Background: an optimization exercise with open tools, aiming at small area and a short achievable clock period. Do not read the settings as production practice. The RTL was checked by simulation tests, not by an equivalence proof against the original design. Some runs may be left out. An edit can pass the tests and still lose a function that they never use.

<file path="flow/design.v">
`timescale 1ns / 1ps
module ALU(
    input wire clk,
    input wire [(5**2*12)-1:0] din,
    input wire [(5**2*8)-1:0] kernel,  
    input wire [4-1:0] div,
    input wire [19-1:0] raddr_alu,
    input wire ren_alu,
    output reg [12-1:0] dout,
    output reg [19-1:0] waddr_alu,
    output wire wen_alu
    );
    localparam prod_bw = 12/3 + 8;  
    localparam bw_ext = $clog2(5**2);  
    wire [prod_bw-1:0] product [5**2-1:0][2:0];  
    wire [prod_bw+bw_ext-1:0] sums [5**2-2:0][2:0];
    genvar i,j;
    generate
        for (i=0; i<5**2; i=i+1) begin
            assign product[i][2] = {{(prod_bw-4){1'b0}},din[12*(i+1)-1:12*i+4*2]} * {{(prod_bw-8){kernel[8*(i+1)-1]}},kernel[8*(i+1)-1:8*i]};   
            assign product[i][1] = {{(prod_bw-4){1'b0}},din[12*(i+1)-1-4:12*i+4]} * {{(prod_bw-8){kernel[8*(i+1)-1]}},kernel[8*(i+1)-1:8*i]};   
            assign product[i][0] = {{(prod_bw-4){1'b0}},din[12*(i+1)-1-4*2:12*i]} * {{(prod_bw-8){kernel[8*(i+1)-1]}},kernel[8*(i+1)-1:8*i]};   
        end
    endgenerate
    generate
        for (j=0; j<5**2-1; j=j+1) begin
            if (j==0) begin
                assign sums[j][2] = {{bw_ext{product[j][2][prod_bw-1]}}, product[j][2]} + {{bw_ext{product[j+1][2][prod_bw-1]}}, product[j+1][2]};
                assign sums[j][1] = {{bw_ext{product[j][1][prod_bw-1]}}, product[j][1]} + {{bw_ext{product[j+1][1][prod_bw-1]}}, product[j+1][1]};
                assign sums[j][0] = {{bw_ext{product[j][0][prod_bw-1]}}, product[j][0]} + {{bw_ext{product[j+1][0][prod_bw-1]}}, product[j+1][0]};
            end else begin
                assign sums[j][2] = sums[j-1][2] + {{bw_ext{product[j+1][2][prod_bw-1]}}, product[j+1][2]};
                assign sums[j][1] = sums[j-1][1] + {{bw_ext{product[j+1][1][prod_bw-1]}}, product[j+1][1]};
                assign sums[j][0] = sums[j-1][0] + {{bw_ext{product[j+1][0][prod_bw-1]}}, product[j+1][0]};
            end 
        end
    endgenerate
    wire [prod_bw+bw_ext:0] sum_abs [2:0];
    assign sum_abs[0] = (sums[5**2-2][0][prod_bw+bw_ext-1]) ? (~sums[5**2-2][0]+'b1) : sums[5**2-2][0];
    assign sum_abs[1] = (sums[5**2-2][1][prod_bw+bw_ext-1]) ? (~sums[5**2-2][1]+'b1) : sums[5**2-2][1];
    assign sum_abs[2] = (sums[5**2-2][2][prod_bw+bw_ext-1]) ? (~sums[5**2-2][2]+'b1) : sums[5**2-2][2];
    wire [12-1:0] dout_t;
    reg check_sign [2:0];
    always @(*) begin   
        case(div)
            'd0 : begin check_sign[0] = |sum_abs[0][prod_bw+bw_ext-2:4+0];  check_sign[1] = |sum_abs[1][prod_bw+bw_ext-2:4+0];  check_sign[2] = |sum_abs[2][prod_bw+bw_ext-2:4+0]; end
            'd1 : begin check_sign[0] = |sum_abs[0][prod_bw+bw_ext-2:4+1];  check_sign[1] = |sum_abs[1][prod_bw+bw_ext-2:4+1];  check_sign[2] = |sum_abs[2][prod_bw+bw_ext-2:4+1]; end
            'd2 : begin check_sign[0] = |sum_abs[0][prod_bw+bw_ext-2:4+2];  check_sign[1] = |sum_abs[1][prod_bw+bw_ext-2:4+2];  check_sign[2] = |sum_abs[2][prod_bw+bw_ext-2:4+2]; end
            'd3 : begin check_sign[0] = |sum_abs[0][prod_bw+bw_ext-2:4+3];  check_sign[1] = |sum_abs[1][prod_bw+bw_ext-2:4+3];  check_sign[2] = |sum_abs[2][prod_bw+bw_ext-2:4+3]; end
            'd4 : begin check_sign[0] = |sum_abs[0][prod_bw+bw_ext-2:4+4];  check_sign[1] = |sum_abs[1][prod_bw+bw_ext-2:4+4];  check_sign[2] = |sum_abs[2][prod_bw+bw_ext-2:4+4]; end
            'd5 : begin check_sign[0] = |sum_abs[0][prod_bw+bw_ext-2:4+5];  check_sign[1] = |sum_abs[1][prod_bw+bw_ext-2:4+5];  check_sign[2] = |sum_abs[2][prod_bw+bw_ext-2:4+5]; end
            'd6 : begin check_sign[0] = |sum_abs[0][prod_bw+bw_ext-2:4+6];  check_sign[1] = |sum_abs[1][prod_bw+bw_ext-2:4+6];  check_sign[2] = |sum_abs[2][prod_bw+bw_ext-2:4+6]; end
            'd7 : begin check_sign[0] = |sum_abs[0][prod_bw+bw_ext-2:4+7];  check_sign[1] = |sum_abs[1][prod_bw+bw_ext-2:4+7];  check_sign[2] = |sum_abs[2][prod_bw+bw_ext-2:4+7]; end
            'd8 : begin check_sign[0] = |sum_abs[0][prod_bw+bw_ext-2:4+8];  check_sign[1] = |sum_abs[1][prod_bw+bw_ext-2:4+8];  check_sign[2] = |sum_abs[2][prod_bw+bw_ext-2:4+8]; end
            default : begin check_sign[0] = |sum_abs[0][prod_bw+bw_ext-2:4+0];  check_sign[1] = |sum_abs[1][prod_bw+bw_ext-2:4+0];  check_sign[2] = |sum_abs[2][prod_bw+bw_ext-2:4+0]; end
        endcase
    end
    assign dout_t = {
        (check_sign[2]) ? 4'hf : sum_abs[2][3+div -: 4],
        (check_sign[1]) ? 4'hf : sum_abs[1][3+div -: 4],
        (check_sign[0]) ? 4'hf : sum_abs[0][3+div -: 4]
    };
    reg [19-1:0] waddr_d, waddr_dd;
    assign wen_alu = ((waddr_dd == waddr_alu) && (waddr_dd == raddr_alu) && ren_alu) ? 1'b1 : 1'b0 ;
    always @(posedge clk) begin
        dout <= dout_t;
        waddr_alu <= raddr_alu;
        waddr_d <= waddr_alu;
        waddr_dd <= waddr_d;
    end
endmodule
</file>
<file path="flow/run.sh">
#!/bin/bash
# synth_recipe.tcl (not shown) runs the flow's synth.tcl, then flattens the netlist and writes it again
# the make line also repeats each setting of config.mk as NAME=value (left out here)
make -C /OpenROAD-flow-scripts/flow DESIGN_CONFIG=/design/flow/config.mk WORK_HOME=/design/flow/orfs CLKGATE_MAP_FILE= SYNTH_SCRIPT=/design/flow/synth_recipe.tcl finish
</file>
<file path="flow/config.mk">
export PLATFORM = sky130hd
export DESIGN_NAME = ALU
export DESIGN_NICKNAME = ALU
export VERILOG_FILES = /design/flow/design.v
export SDC_FILE = /design/flow/constraint.sdc
export NUM_CORES = 4
export LEC_CHECK = 0
export CAP_MARGIN = 20
export CORE_MARGIN = 2
export CORE_UTILIZATION = 45
export PLACE_DENSITY = 0.6
export SLEW_MARGIN = 20
</file>
<file path="flow/constraint.sdc">
create_clock -name core_clock -period 18.0 [get_ports {clk}]
set_input_delay 3.6000 -clock core_clock [delete_from_list [all_inputs] [get_ports {clk}]]
set_output_delay 3.6000 -clock core_clock [all_outputs]
set_load 0.01 [all_outputs]
</file>
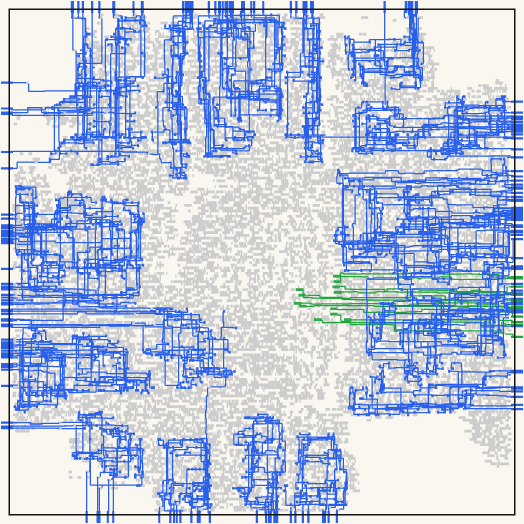
(run_1/port_nets.png)
Scale: 1 px per um.
[kernel] blue | bits: 200 | direction: input | edge: 64 east, 56 west, 50 north, 30 south | end cells: 2400 | wire: 47.8 mm
[dout] green | bits: 12 | direction: output | edge: east | end cells: 12 | wire: 2380 um
total I/O pin count: 557
buffers added on ports: 556

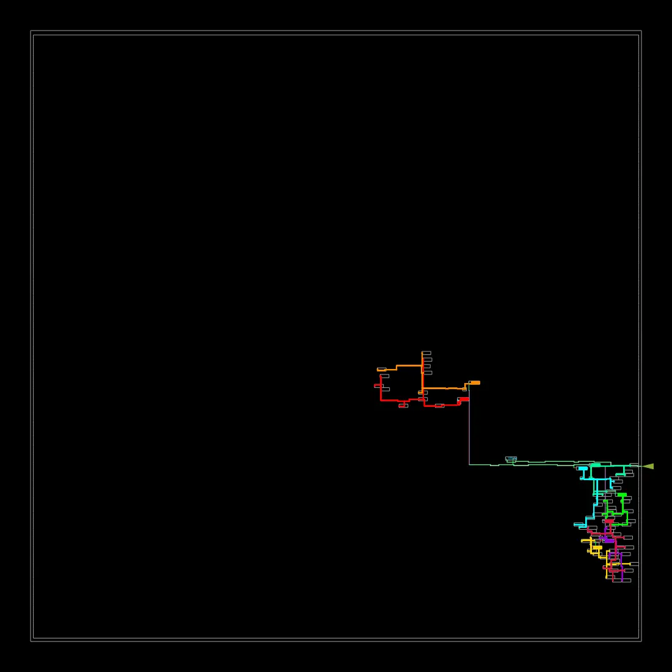
(run_1/cts_layout.png)
total clock sinks: 69
sequential cell count of the final layout: 69

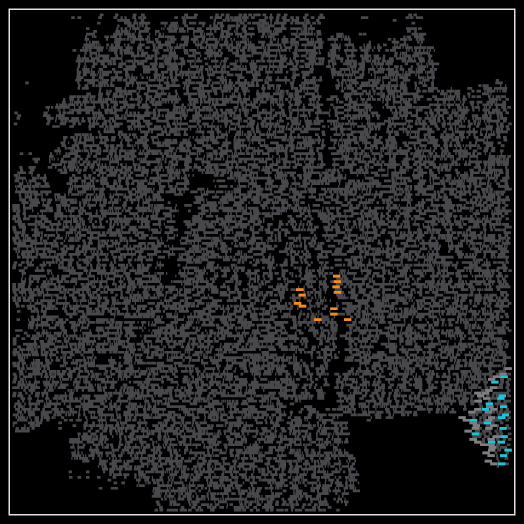
(run_1/registers.png)
Scale: 1 px per um. Other sequential cells in the stronger grey, the rest of the logic in the fainter grey.
[waddr_alu] cyan | placed flops: 19 | where: south-east
[dout] orange | placed flops: 12

==> summary.txt, run 1 <==
============================================================================================
Sequential area share after synthesis                                                 0.0123
Required time worst endpoint                                                        18.24 ns
Slew of the pin with the lowest slew margin                                          1.04 ns
Post-synthesis cell type count                                                            92
CTS tree                                                                               built
Growth of design area from synthesis to finish                                         8.12%
Global route total overflow                                                                0
Drc violations                                                                             0
Basic-gate share of the synthesized area counting and, or, nand and nor cells          0.147
Outcome                                                     no timing/DRC/antenna violations
EDFF count, synth                                                                          0
Leading post-synthesis cells by instance count                                  inv_1, fa_1, and2_1
Final hold violation count                                                                 0
Number of antenna violations at the first check in global routing                         55
Largest incremental delay on the critical path                                       0.74 ns
XOR/XNOR share of the synthesized area                                                0.0744
Clock edge transition at the registers on the reported setup and hold paths          0.07 ns
Final antenna-violating net count                                                          0
Max-cap check violation count                                                              0
Dominant combinational cell family by area after synthesis                       adder cells
Type of the tightest min-delay check                                            flop to flop
Y dimension of the die                                                                504 um
Endpoints failing setup                                                                    0
Vias in the first global route                                                         84495
Most area-hungry cell type in the Yosys netlist                                         fa_1
Routed Wire Length                                                                 333000 um
Number of H-tree branching levels                                                          3
RSZ-0062 raised after global routing                                                   false
Most used standard cell by instance count after synthesis                              inv_1
Post-detailed-route wirelength per cell                                              19.8 um
Post-route clock period utilization                                                    0.837
Fraction of final layout cells sized beyond drive strength 1                         0.00579
First-pass GRT wire length                                                         513000 um
Clock tree root driver cell                                                        clkbuf_16
Die area                                                                          254000 um2
Arrival @ worst endpoint                                                            15.31 ns
Kind of critical path                                                           input port to flop
Slew Limit Fails                                                                           0
Flops & latches, synth                                                                    69
Number of cell rows                                                                      183
Placeable core area                                                               249000 um2
Die width                                                                             504 um
Warning count from the yosys run                                                           2
Min Clock Period, post-route                                                        15.07 ns
Synthesized-area fraction occupied by ao, oa, aoi and oai cells                       0.0757
Total clock buffers created by CTS                                                         9
Synth top area share                                                                   0.369
Max Clk Rate                                                                        66.3 MHz
Pin count of the biggest net entering global routing                                      57
Fin Clk Skew                                                                      0.00468 ns
Total instance count after detailed placement                                          16793
CTS Buffer Depth                                                                           2
DR vias/cell                                                                            4.95
Total Negative Setup Slacks                                                             0 ns
Total via count in the routed design                                                   83252
Overall track demand over capacity in global routing                                   0.265
============================================================================================
-- run 1: area by class of cell --
class	instances	area (um2)	share of cell area
antenna	10	25.0	0.000206
clock buffer	10	239	0.00196
clock inverter	5	36.3	0.000298
inverter	3742	14000	0.115
multi-input combinational	9086	96100	0.790
sequential	69	1380	0.0114
tap	3330	4170	0.0342
timing repair buffer	567	5640	0.0464
-- run 1: through the flow --
step                cell area (um2)  utilization  hold WS, ns  setup slack (ns)
detailed placement           121000        0.488        0.312              2.57
global placement             121000        0.488        0.310              2.80
finish                       122000        0.489        0.321              2.93
CTS                          122000        0.489        0.321              2.98
floorplan                    113000            -        0.310              4.39
global route                 122000        0.489        0.325              2.23
-- run 1: worst max-delay path: cells and delay by family --
kind,cells,cell delay [ns]
AOI/OAI and AO/OA,12,2.83
xor gates and xnor gates,1,0.18
adders and majority gates,12,5.74
buffers and inverters,7,1.02
and+or+nand+nor,7,1.93
-- run 1: state kept, by name, summed over array words and instances, names as in the netlist --
name,count
waddr_d,19
dout,12
waddr_dd,19
waddr_alu,19
-- run 1: path summary, 6_finish.rpt --
path                              from                   to  slack, ns  cells after the start
setup / recovery            kernel[34]   dout[1]$_SDFF_PP1_       2.93                     39
hold / removal      waddr_d[6]$_DFF_P_  waddr_dd[6]$_DFF_P_       0.32                      0
setup reg to reg  waddr_alu[0]$_DFF_P_   waddr_d[0]$_DFF_P_      17.51                      0
hold reg to reg     waddr_d[6]$_DFF_P_  waddr_dd[6]$_DFF_P_       0.32                      0
-- run 1: cell usage in the layout (no fill, tap or decap), types with 46 or more instances in the layout --
cell type        instances
fa_1                  2073
nand2_1                804
nor2_1                 150
nand2b_1                70
xor2_1                 268
clkdlybuf4s50_1        555
or3_1                   46
ha_1                  1659
a21o_1                 204
o21ai_0                172
inv_1                 3740
a21oi_1                517
o21bai_1               213
and2_1                1739
dfxtp_1                 69
xnor2_1                686
-- run 1: layer usage --
layer	track usage	share of wire	up-vias
met1	0.377	0.45	40901
met4	0.0829	0.040	76
met5	0	0.0014	-
met3	0.0532	0.076	354
li1	-	-	39903
met2	0.405	0.43	2018
==> run_1/metal_stack.png <==
Scale: 1.5 px per um. Only two layers are drawn.
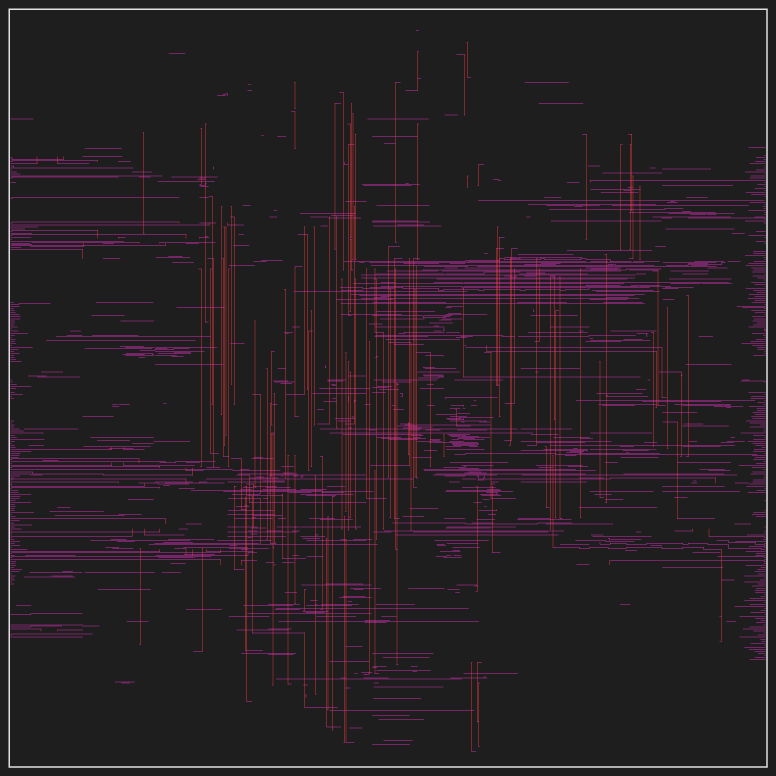

--- run 2: outline of the changes from run 1 ---
flow/design.v: 71 -> 6357 lines; modules unchanged: 0
  ALU: edited, 70 -> 6151 lines
  alu_out: new, 141 lines
  alu_add9: new, 48 lines
  alu_seln: new, 4 lines
  alu_selp: new, 4 lines
  alu_fa: new, 4 lines
  alu_ha: new, 4 lines
==> module alu_ha as of run 2 <==
module alu_ha(input wire a, input wire b, output wire s, output wire co);
    assign s = a ^ b;
    assign co = a & b;
endmodule
==> module alu_selp as of run 2 <==
module alu_selp(input wire s1, input wire a, input wire s2, input wire b,
                input wire s3, input wire c, output wire y);
    assign y = (s1 & a) | (s2 & b) | (s3 & c);
endmodule
==> module alu_fa as of run 2 <==
module alu_fa(input wire a, input wire b, input wire c, output wire s, output wire co);
    assign s = a ^ b ^ c;
    assign co = (a & b) | (a & c) | (b & c);
endmodule
==> module alu_out as of run 2 <==
module alu_out(input wire [16:0] x, input wire [16:0] z, input wire [8:0] dh,
               output wire [3:0] y);
    wire [16:0] u;
    wire p0 = x[0] ^ z[0];
    wire g0 = x[0] & z[0];
    wire p1 = x[1] ^ z[1];
    wire g1 = x[1] & z[1];
    wire p2 = x[2] ^ z[2];
    wire g2 = x[2] & z[2];
    wire p3 = x[3] ^ z[3];
    wire g3 = x[3] & z[3];
    wire p4 = x[4] ^ z[4];
    wire g4 = x[4] & z[4];
    wire p5 = x[5] ^ z[5];
    wire g5 = x[5] & z[5];
    wire p6 = x[6] ^ z[6];
    wire g6 = x[6] & z[6];
    wire p7 = x[7] ^ z[7];
    wire g7 = x[7] & z[7];
    wire p8 = x[8] ^ z[8];
    wire g8 = x[8] & z[8];
    wire p9 = x[9] ^ z[9];
    wire g9 = x[9] & z[9];
    wire p10 = x[10] ^ z[10];
    wire g10 = x[10] & z[10];
    wire p11 = x[11] ^ z[11];
    wire g11 = x[11] & z[11];
    wire p12 = x[12] ^ z[12];
    wire g12 = x[12] & z[12];
    wire p13 = x[13] ^ z[13];
    wire g13 = x[13] & z[13];
    wire p14 = x[14] ^ z[14];
    wire g14 = x[14] & z[14];
    wire p15 = x[15] ^ z[15];
    wire g15 = x[15] & z[15];
    wire p16 = x[16] ^ z[16];
    wire g16 = x[16] & z[16];
    wire G4535 = g1 | (p1 & g0);
    wire G4537 = g2 | (p2 & g1);
    wire P4538 = p2 & p1;
    wire G4539 = g3 | (p3 & g2);
    wire P4540 = p3 & p2;
    wire G4541 = g4 | (p4 & g3);
    wire P4542 = p4 & p3;
    wire G4543 = g5 | (p5 & g4);
    wire P4544 = p5 & p4;
    wire G4545 = g6 | (p6 & g5);
    wire P4546 = p6 & p5;
    wire G4547 = g7 | (p7 & g6);
    wire P4548 = p7 & p6;
    wire G4549 = g8 | (p8 & g7);
    wire P4550 = p8 & p7;
    wire G4551 = g9 | (p9 & g8);
    wire P4552 = p9 & p8;
    wire G4553 = g10 | (p10 & g9);
    wire P4554 = p10 & p9;
    wire G4555 = g11 | (p11 & g10);
    wire P4556 = p11 & p10;
    wire G4557 = g12 | (p12 & g11);
    wire P4558 = p12 & p11;
    wire G4559 = g13 | (p13 & g12);
    wire P4560 = p13 & p12;
    wire G4561 = g14 | (p14 & g13);
    wire P4562 = p14 & p13;
    wire G4563 = g15 | (p15 & g14);
    wire P4564 = p15 & p14;
    wire G4565 = G4537 | (P4538 & g0);
    wire G4567 = G4539 | (P4540 & G4535);
    wire G4569 = G4541 | (P4542 & G4537);
    wire P4570 = P4542 & P4538;
    wire G4571 = G4543 | (P4544 & G4539);
    wire P4572 = P4544 & P4540;
    wire G4573 = G4545 | (P4546 & G4541);
    wire P4574 = P4546 & P4542;
    wire G4575 = G4547 | (P4548 & G4543);
    wire P4576 = P4548 & P4544;
    wire G4577 = G4549 | (P4550 & G4545);
    wire P4578 = P4550 & P4546;
    wire G4579 = G4551 | (P4552 & G4547);
    wire P4580 = P4552 & P4548;
    wire G4581 = G4553 | (P4554 & G4549);
    wire P4582 = P4554 & P4550;
    wire G4583 = G4555 | (P4556 & G4551);
    wire P4584 = P4556 & P4552;
    wire G4585 = G4557 | (P4558 & G4553);
    wire P4586 = P4558 & P4554;
    wire G4587 = G4559 | (P4560 & G4555);
    wire P4588 = P4560 & P4556;
    wire G4589 = G4561 | (P4562 & G4557);
    wire P4590 = P4562 & P4558;
    wire G4591 = G4563 | (P4564 & G4559);
    wire P4592 = P4564 & P4560;
    wire G4593 = G4569 | (P4570 & g0);
    wire G4595 = G4571 | (P4572 & G4535);
    wire G4597 = G4573 | (P4574 & G4565);
    wire G4599 = G4575 | (P4576 & G4567);
    wire G4601 = G4577 | (P4578 & G4569);
    wire P4602 = P4578 & P4570;
    wire G4603 = G4579 | (P4580 & G4571);
    wire P4604 = P4580 & P4572;
    wire G4605 = G4581 | (P4582 & G4573);
    wire P4606 = P4582 & P4574;
    wire G4607 = G4583 | (P4584 & G4575);
    wire P4608 = P4584 & P4576;
    wire G4609 = G4585 | (P4586 & G4577);
    wire P4610 = P4586 & P4578;
    wire G4611 = G4587 | (P4588 & G4579);
    wire P4612 = P4588 & P4580;
    wire G4613 = G4589 | (P4590 & G4581);
    wire P4614 = P4590 & P4582;
    wire G4615 = G4591 | (P4592 & G4583);
    wire P4616 = P4592 & P4584;
    wire G4617 = G4601 | (P4602 & g0);
    wire G4619 = G4603 | (P4604 & G4535);
    wire G4621 = G4605 | (P4606 & G4565);
    wire G4623 = G4607 | (P4608 & G4567);
    wire G4625 = G4609 | (P4610 & G4593);
    wire G4627 = G4611 | (P4612 & G4595);
    wire G4629 = G4613 | (P4614 & G4597);
    wire G4631 = G4615 | (P4616 & G4599);
    assign u = {(p16 ^ G4631), (p15 ^ G4629), (p14 ^ G4627), (p13 ^ G4625), (p12 ^ G4623), (p11 ^ G4621), (p10 ^ G4619), (p9 ^ G4617), (p8 ^ G4599), (p7 ^ G4597), (p6 ^ G4595), (p5 ^ G4593), (p4 ^ G4567), (p3 ^ G4565), (p2 ^ G4535), (p1 ^ g0), p0};
    wire s = u[16];
    reg [3:0] tu;
    reg hi0, hi1, low;
    integer k, i;
    always @(*) begin
        tu = 4'd0; hi0 = 1'b0; hi1 = 1'b0; low = 1'b0;
        for (k = 0; k < 9; k = k + 1) begin
            for (i = 0; i < 4; i = i + 1)
                tu[i] = tu[i] | (dh[k] & u[i + k]);
            hi0 = hi0 | (dh[k] & (|(u[15:0] >> (4 + k))));
            hi1 = hi1 | (dh[k] & ~(&(u[15:0] | ~(16'hffff >> (4 + k) << (4 + k)))));
            low = low | (dh[k] & ~(|(u[15:0] & ~(16'hffff << k))));
        end
    end
    wire [3:0] t = tu ^ {4{s}};
    wire hi = s ? hi1 : hi0;
    wire cin = s & low;
    wire sat = hi | (cin & (&t));
    assign y = sat ? 4'hf : (t + {3'd0, cin});
endmodule
==> module alu_add9 as of run 2 <==
module alu_add9(input wire [7:0] a, input wire [7:0] b, output wire [8:0] y);
    wire p0 = a[0] ^ b[0];
    wire g0 = a[0] & b[0];
    wire p1 = a[1] ^ b[1];
    wire g1 = a[1] & b[1];
    wire p2 = a[2] ^ b[2];
    wire g2 = a[2] & b[2];
    wire p3 = a[3] ^ b[3];
    wire g3 = a[3] & b[3];
    wire p4 = a[4] ^ b[4];
    wire g4 = a[4] & b[4];
    wire p5 = a[5] ^ b[5];
    wire g5 = a[5] & b[5];
    wire p6 = a[6] ^ b[6];
    wire g6 = a[6] & b[6];
    wire p7 = a[7] ^ b[7];
    wire g7 = a[7] & b[7];
    wire p8 = a[7] ^ b[7];
    wire g8 = a[7] & b[7];
    wire G1 = g1 | (p1 & g0);
    wire G3 = g2 | (p2 & g1);
    wire P4 = p2 & p1;
    wire G5 = g3 | (p3 & g2);
    wire P6 = p3 & p2;
    wire G7 = g4 | (p4 & g3);
    wire P8 = p4 & p3;
    wire G9 = g5 | (p5 & g4);
    wire P10 = p5 & p4;
    wire G11 = g6 | (p6 & g5);
    wire P12 = p6 & p5;
    wire G13 = g7 | (p7 & g6);
    wire P14 = p7 & p6;
    wire G15 = G3 | (P4 & g0);
    wire G17 = G5 | (P6 & G1);
    wire G19 = G7 | (P8 & G3);
    wire P20 = P8 & P4;
    wire G21 = G9 | (P10 & G5);
    wire P22 = P10 & P6;
    wire G23 = G11 | (P12 & G7);
    wire P24 = P12 & P8;
    wire G25 = G13 | (P14 & G9);
    wire P26 = P14 & P10;
    wire G27 = G19 | (P20 & g0);
    wire G29 = G21 | (P22 & G1);
    wire G31 = G23 | (P24 & G15);
    wire G33 = G25 | (P26 & G17);
    assign y = {(p8 ^ G33), (p7 ^ G31), (p6 ^ G29), (p5 ^ G27), (p4 ^ G17), (p3 ^ G15), (p2 ^ G1), (p1 ^ g0), p0};
endmodule
==> module alu_seln as of run 2 <==
module alu_seln(input wire s1, input wire a, input wire s2, input wire b,
                input wire s3, input wire c, output wire y);
    assign y = ~((s1 & a) | (s2 & b) | (s3 & c));
endmodule
==> flow/flow/run.sh (new file) <==
#!/bin/bash
# The standard layout (standard.sh, standard synthesis included) with two
# changes to how it is made:
#  - the port buffers are sky130_fd_sc_hd__buf_1 instead of the cell buffer_ports
#    picks by default (a clkdlybuf4s50_1, a slow delay cell);
set -euo pipefail
SETUP_MARGIN=9.2
bash standard.sh "BUFFER_PORTS_ARGS=-buffer_cell sky130_fd_sc_hd__buf_1" \
  "SETUP_SLACK_MARGIN=$SETUP_MARGIN" finish > standard_finish.log 2>&1
==> flow/standard.sh (new file) <==
#!/bin/bash
# synth_recipe.tcl (not shown) runs the flow's synth.tcl, then flattens the netlist and writes it again
# the make line also repeats each setting of config.mk as NAME=value (left out here)
make -C /OpenROAD-flow-scripts/flow DESIGN_CONFIG=/design/flow/config.mk WORK_HOME=/design/flow/orfs CLKGATE_MAP_FILE= SYNTH_SCRIPT=/design/flow/synth_recipe.tcl "${@:-finish}"
--- a/flow/config.mk
+++ b/flow/config.mk
@@ -8,5 +8,7 @@
 export CAP_MARGIN = 20
 export CORE_MARGIN = 2
-export CORE_UTILIZATION = 45
-export PLACE_DENSITY = 0.6
+export CORE_UTILIZATION = 35
+export PLACE_DENSITY = 0.5
 export SLEW_MARGIN = 20
+export SYNTH_HIERARCHICAL = 1
+export TNS_END_PERCENT = 10
removed: flow/run.sh
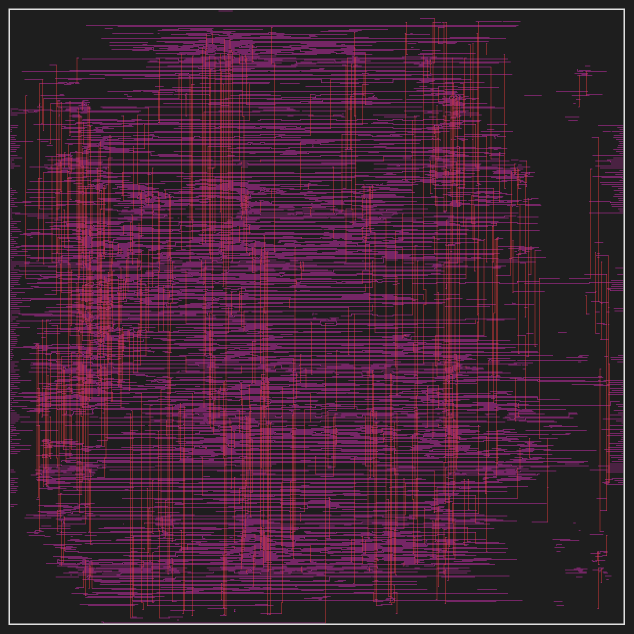
(run_2/metal_stack.png)
Scale: 1.5 px per um. Only two layers are drawn.
[met4] red | wire length: 27.8 mm
[met3] magenta | wire length: 78.6 mm
overall track demand over capacity in global routing: 0.490
Routed Wire Length: 425000 um
total via count in the routed design: 63019

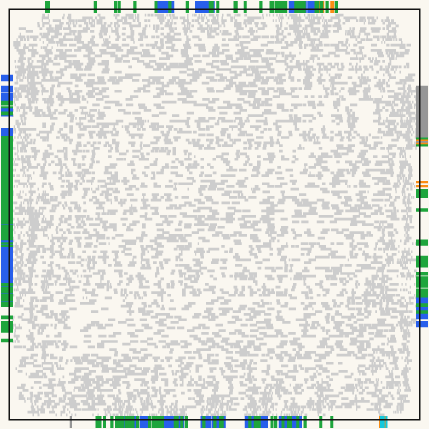
(run_2/pins.png)
Scale: 1 px per um. Pins as bars across the die edge, other pins in grey.
[din] green | pins: 300 | direction: input | edge: 109 west, 82 south, 67 north, 42 east
[kernel] blue | pins: 200 | direction: input | edge: 78 south, 58 west, 48 north, 16 east
[div] cyan | pins: 4 | direction: input | edge: south
[dout] orange | pins: 12 | direction: output | edge: 4 south, 4 east, 4 north
all pins by edge: 169 south, 167 west, 119 north, 102 east

==> summary.txt, run 2 <==
==========================================================================================
First-pass GRT wire length                                                       548000 um
Post-synthesis cell type count                                                          78
Kind of critical path                                                         input port to flop
DR vias/cell                                                                          7.80
Sequential area share after synthesis                                               0.0659
Synth Cell Area                                                                  57400 um2
Met1 Routed Length                                                               153000 um
Number of antenna violations at the first check in global routing                       35
Met2 demand-to-capacity share in global routing                                      0.670
Critical path startpoint category                                               input port
RSZ-0062 raised after global routing                                                  true
Highest routed layer                                                                  met5
Ys flop type                                                                       dfxtp_1
Async set or reset register ratio after synthesis                                        0
Beginning of the worst register-to-register path                              waddr_d[7]$_DFF_P_
Top fanout value on the critical path                                                   13
Post-detailed-route wirelength per cell                                            52.6 um
Post-route clock period utilization                                                  0.504
Relative slew margins                                                               0.0759
M1 GR Usage                                                                          0.615
WL met2                                                                          163000 um
Most frequent cells in the layout                                             a222oi_1, fa_1, buf_1
Length of routed met3 wiring                                                      78600 um
Most area-hungry cell type in the Yosys netlist                                       fa_1
Required time worst endpoint                                                      18.45 ns
Clock edge transition at the registers on the reported setup and hold paths        0.09 ns
Post-route design area                                                           67800 um2
Warning count from the yosys run                                                         8
Initial Utilization                                                                  0.353
Min Clock Period, post-route                                                       9.07 ns
Slew of the pin with the lowest slew margin                                        1.39 ns
Violation count after the first detailed-route iteration                             24518
Total Negative Setup Slacks                                                           0 ns
Global route total overflow                                                              0
Total clock sinks                                                                      189
Y dimension of the die                                                              409 um
Number of cell rows                                                                    148
Placeable core area                                                             163000 um2
Final antenna-violating net count                                                        0
Final hold violation count                                                               0
Clock tree root driver cell                                                      clkbuf_16
Leading post-synthesis cells by instance count                                fa_1, a222oi_1, nor2b_1
Critical path capture point type                                                      flop
Drc violations                                                                           0
Max Clk Rate                                                                       110 MHz
Vias in the first global route                                                       59244
Flops & latches, synth                                                                 189
Type of the tightest min-delay check                                          flop to flop
Top flop regs                                                                 waddr_alu x19, waddr_d x19, dh x9
Buffers added on ports                                                                 556
Fin Clk Skew                                                                     0.0209 ns
Endpoints failing setup                                                                  0
Number of hold-repair buffers added at the cts stage                                     0
Die width                                                                           409 um
DP Area                                                                          64100 um2
Max-cap check violation count                                                            0
Beginning of the critical path                                                 kernel[184]
Most used standard cell by instance count after synthesis                             fa_1
Synth top area share                                                                 0.458
Min-delay src                                                                 waddr_alu[5]$_DFF_P_
Pin count of the biggest net entering global routing                                    28
Total I/O pin count                                                                    557
Most frequent standard cell in the layout excluding fill and tap cells            a222oi_1
Most congested layer reported by global routing                                       met2
Weighted congestion reported at the end of routability-driven placement               1.12
Slack of the worst reg-to-reg path                                                16.73 ns
Clock latency at the later pin of the worst-skew pair                              0.58 ns
Post-DP HPWL                                                                     354000 um
CTS tree                                                                             built
Slew Limit Fails                                                                         0
Arrival @ worst endpoint                                                           9.52 ns
EDFF count, synth                                                                        0
CTS Buffer Depth                                                                         2
Die area                                                                        167000 um2
Leading cell types by total area after synthesis                              fa_1, a222oi_1, dfxtp_1
Cell count after synthesis                                                            4970
Average instance area after synthesis                                             11.6 um2
Fraction of final layout cells sized beyond drive strength 1                         0.146
Met3 routing resource usage after global routing                                     0.292
Drt pass-1 iters                                                                        22
Post-layout nets                                                                      7898
Outcome                                                   no timing/DRC/antenna violations
Growth of design area from synthesis to finish                                       18.2%
==========================================================================================
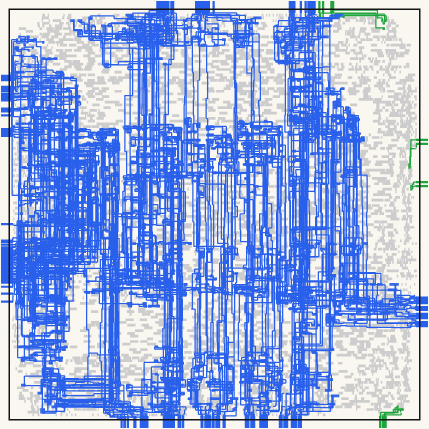
(run_2/port_nets.png)
Scale: 1 px per um.
[dout] green | bits: 12 | direction: output | edge: 4 south, 4 east, 4 north | end cells: 12 | wire: 490 um
[kernel] blue | bits: 200 | direction: input | edge: 78 south, 58 west, 48 north, 16 east | end cells: 1500 | wire: 86.1 mm

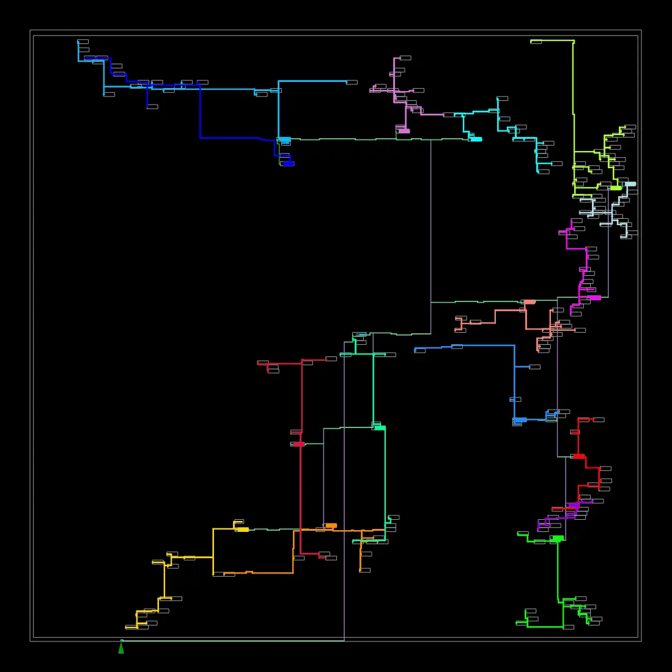
(run_2/cts_layout.png)
number of H-tree branching levels: 4
total clock buffers created by CTS: 17

[run 2: worst max-delay path: stages]
cell and delay [ns]:
buf_1 0.08, buf_6 0.18, ha_4 0.19, fa_2 0.40, a21oi_4 0.15, inv_1 0.06, a21oi_2 0.16, xnor2_2 0.10
buf_12 0.17, a222oi_1 1.02, fa_2 0.67, fa_2 0.42, fa_2 0.56, fa_2 0.45, fa_2 0.40, fa_1 0.42
fa_1 0.46
[run 2: logic make-up after synthesis]
| logic type | count (synthesis) | share of synthesized area |
|---|---|---|
| buf+inv | 314 | 0.0220 |
| compound gates | 1728 | 0.284 |
| xor+xnor | 143 | 0.0233 |
| flops | 189 | 0.0659 |
| fa+ha+maj | 1500 | 0.499 |
| mux | 3 | 0.00118 |
| simple gates | 1091 | 0.105 |
| other cells | 2 | 0.000131 |
[run 2: what timing repair did]
| item | CTS | global route |
|---|---|---|
| resized for setup | 403 | 243 |
| pin swaps | 162 | 178 |
| setup endpoints to repair | 105 | 82 |
| cloned | 0 | 2 |
| buffers inserted | 65 | 50 |
[run 2: layout make-up]
type,count,area [um2]
clock buffer,17,425
timing repair buffer,938,5730
inverter,255,957
sequential,189,3780
clock inverter,15,225
multi-input combinational,4472,54000
tap,2175,2720
fill,15767,94900
antenna,14,35.0
[run 2: path summary, 6_finish.rpt]
check,end,cells past startpoint
max,cs2_9_3$_DFF_P_,17
min,waddr_d[5]$_DFF_P_,0
max reg2reg,eq13$_DFF_P_,4
min reg2reg,waddr_d[5]$_DFF_P_,0
[run 2: metrics by stage]
stage / hold slack (ns) / util / cells / setup slack, ns
2_1_floorplan: 0.404 / - / 4974 / 9.43
3_3_place_gp: 0.368 / 0.394 / 7895 / 7.16
3_5_place_dp: 0.371 / 0.394 / 7904 / 7.51
4_1_cts: 0.388 / 0.408 / 8001 / 9.13
5_1_grt: 0.391 / 0.417 / 8064 / 8.94
6_report: 0.387 / 0.417 / 8075 / 8.93
==> inputs of run 3 (changes only) <==
==> flow/flow/run.sh (replaced) <==
#!/bin/bash
# The standard layout (standard.sh, standard synthesis included) with
# these changes to how it is made:
#  - the port buffers are sky130_fd_sc_hd__buf_1 instead of the cell buffer_ports
#    picks by default (a clkdlybuf4s50_1, a slow delay cell);
#  - global routing holds back more of met1/met2 (flow/fastroute.tcl).
# All tool output goes to standard_finish.log here and to ORFS's per-step logs
# under orfs/logs.
set -euo pipefail
SETUP_MARGIN=9.3
bash standard.sh "BUFFER_PORTS_ARGS=-buffer_cell sky130_fd_sc_hd__buf_1" \
  "SETUP_SLACK_MARGIN=$SETUP_MARGIN" "FASTROUTE_TCL=$PWD/flow/fastroute.tcl" \
  finish > standard_finish.log 2>&1
==> flow/flow/fastroute.tcl (new file) <==
# Global routing layers as the platform sets them, but with more of met1 and
# met2 held back, so that global routing moves wires up to met3/met4 and leaves
# room on met1/met2 for pin access.
set_global_routing_layer_adjustment met1 0.5
set_global_routing_layer_adjustment met2 0.35
set_global_routing_layer_adjustment met3-$::env(MAX_ROUTING_LAYER) 0.2

set_routing_layers -clock $::env(MIN_CLK_ROUTING_LAYER)-$::env(MAX_ROUTING_LAYER)
set_routing_layers -signal $::env(MIN_ROUTING_LAYER)-$::env(MAX_ROUTING_LAYER)
--- a/flow/config.mk
+++ b/flow/config.mk
@@ -8,6 +8,6 @@
 export CAP_MARGIN = 20
 export CORE_MARGIN = 2
-export CORE_UTILIZATION = 35
-export PLACE_DENSITY = 0.5
+export CORE_UTILIZATION = 50
+export PLACE_DENSITY = 0.65
 export SLEW_MARGIN = 20
 export SYNTH_HIERARCHICAL = 1
==> summary.txt, run 3 <==
============================================================================================
Synthesized-area fraction occupied by ao, oa, aoi and oai cells                        0.284
Synth Cell Area                                                                    57400 um2
Total clock buffers created by CTS                                                        17
Most used standard cell by instance count after synthesis                               fa_1
Ys flop type                                                                         dfxtp_1
Buffers added on ports                                                                   556
Post-DP HPWL                                                                       313000 um
Basic-gate share of the synthesized area counting and, or, nand and nor cells          0.105
Average instance area after synthesis                                               11.6 um2
Initial Utilization                                                                    0.503
Number of cell rows                                                                      124
CTS Buffer Depth                                                                           2
Clock tree root driver cell                                                        clkbuf_16
Post-synthesis cell type count                                                            78
Most area-hungry cell type in the Yosys netlist                                         fa_1
Synth Area in Adders                                                                   0.499
Number of H-tree branching levels                                                          4
Weighted congestion reported at the end of routability-driven placement                 1.28
Leading cell types by total area after synthesis                                fa_1, a222oi_1, dfxtp_1
EDFF count, synth                                                                          0
Die width                                                                             343 um
Leading post-synthesis cells by instance count                                  fa_1, a222oi_1, nor2b_1
Total clock sinks                                                                        189
Share of cell area taken by muxes after synthesis                                    0.00118
Sequential area share after synthesis                                                 0.0659
Number of hold-repair buffers added at the cts stage                                       0
Tool error                                                                      [ERROR GRT-0116] Global routing finished with congestion. Check the congestion regions in the DRC Viewer.
Pin count of the biggest net entering global routing                                      28
Total I/O pin count                                                                      557
Failed at                                                                       global routing (5_1_grt)
Dominant combinational cell family by area after synthesis                       adder cells
Flops & latches, synth                                                                   189
Warning count from the yosys run                                                           8
XOR/XNOR share of the synthesized area                                                0.0233
Y dimension of the die                                                                343 um
Outcome                                                                         aborted with a tool error
Cell count after synthesis                                                              4970
Async set or reset register ratio after synthesis                                          0
Synth top area share                                                                   0.458
Total instance count after detailed placement                                           7197
============================================================================================
## run 3: cell counts after synthesis
Identical to the previous run, type by type.
## run 3: Yosys stat by module, one instance, submodules excluded
| module | flip-flops and latches | cell area, um2 | cells inside |
|---|---|---|---|
| ALU | 189 | 7790 | 848 |
| alu_ha | 0 | 12.5 | 1 |
| alu_out | 0 | 1930 | 270 |
| alu_fa | 0 | 20.0 | 1 |
| alu_add9 | 0 | 339 | 46 |
| alu_seln | 0 | 10.0 | 1 |
| alu_selp | 0 | 13.8 | 2 |
## run 3: how the worst min path moves through the flow
stage	to	slack, ns	cells after the start
floorplan	waddr_d[18]$_DFF_P_	0.40	0
global placement	waddr_d[15]$_DFF_P_	0.37	0
detailed placement	waddr_d[8]$_DFF_P_	0.37	0
CTS	waddr_d[8]$_DFF_P_	0.39	0
## run 3: stage by stage
stage | utilization | cell area [um2] | setup slack, ns
2_1_floorplan | - | 57400 | 9.43
3_3_place_gp | 0.551 | 62900 | 7.67
3_5_place_dp | 0.551 | 62900 | 7.75
4_1_cts | 0.574 | 65600 | 9.27
## run 3: what timing repair did
item                       in CTS
gates resized for setup       497
pin swaps                     186
setup endpoints to repair     108
buffers inserted               75
## run 3: kinds of logic after synthesis
logic type | count (synthesis)
compound gates | 1728
flops | 189
simple gates | 1091
mux | 3
xor+xnor | 143
other cells | 2
fa+ha+maj | 1500
buf+inv | 314

[re-timing with driven ports]
No port has a modelled driver above. Below, the same layouts with a new extraction and two added sets of constraints. Step 1: set_driving_cell puts a clkbuf_16 on clk and a buf_2 on each other input, an assumption about the parent block. Step 2 adds t to the input delays and takes it off the output delays; t is the mean of the earliest and latest rising clock arrival at the registers after step 1. Input paths then give back, and output paths get back, about the clock's delay inside the block. a / b / c = ideal ports / drivers / drivers and shift; a / b = the first two.
| run | t (ns) | slack for setup (ns) | worst setup path after step 2 | worst data-port slew with drivers (ns) | cell pins on the clock port's net |
|---|---|---|---|---|---|
| run 1 | 0.400 | 2.925 / 2.935 / 2.535 | input to register | 0.19 | 1 |
| run 2 | 0.651 | 8.926 / 8.980 / 8.330 | input to register | 0.14 | 1 |
After both steps setup and hold are still met in every run listed. The setup slack of run 2, which loses most, moves by +0.054 ns with the drivers and by -0.596 ns with both steps.
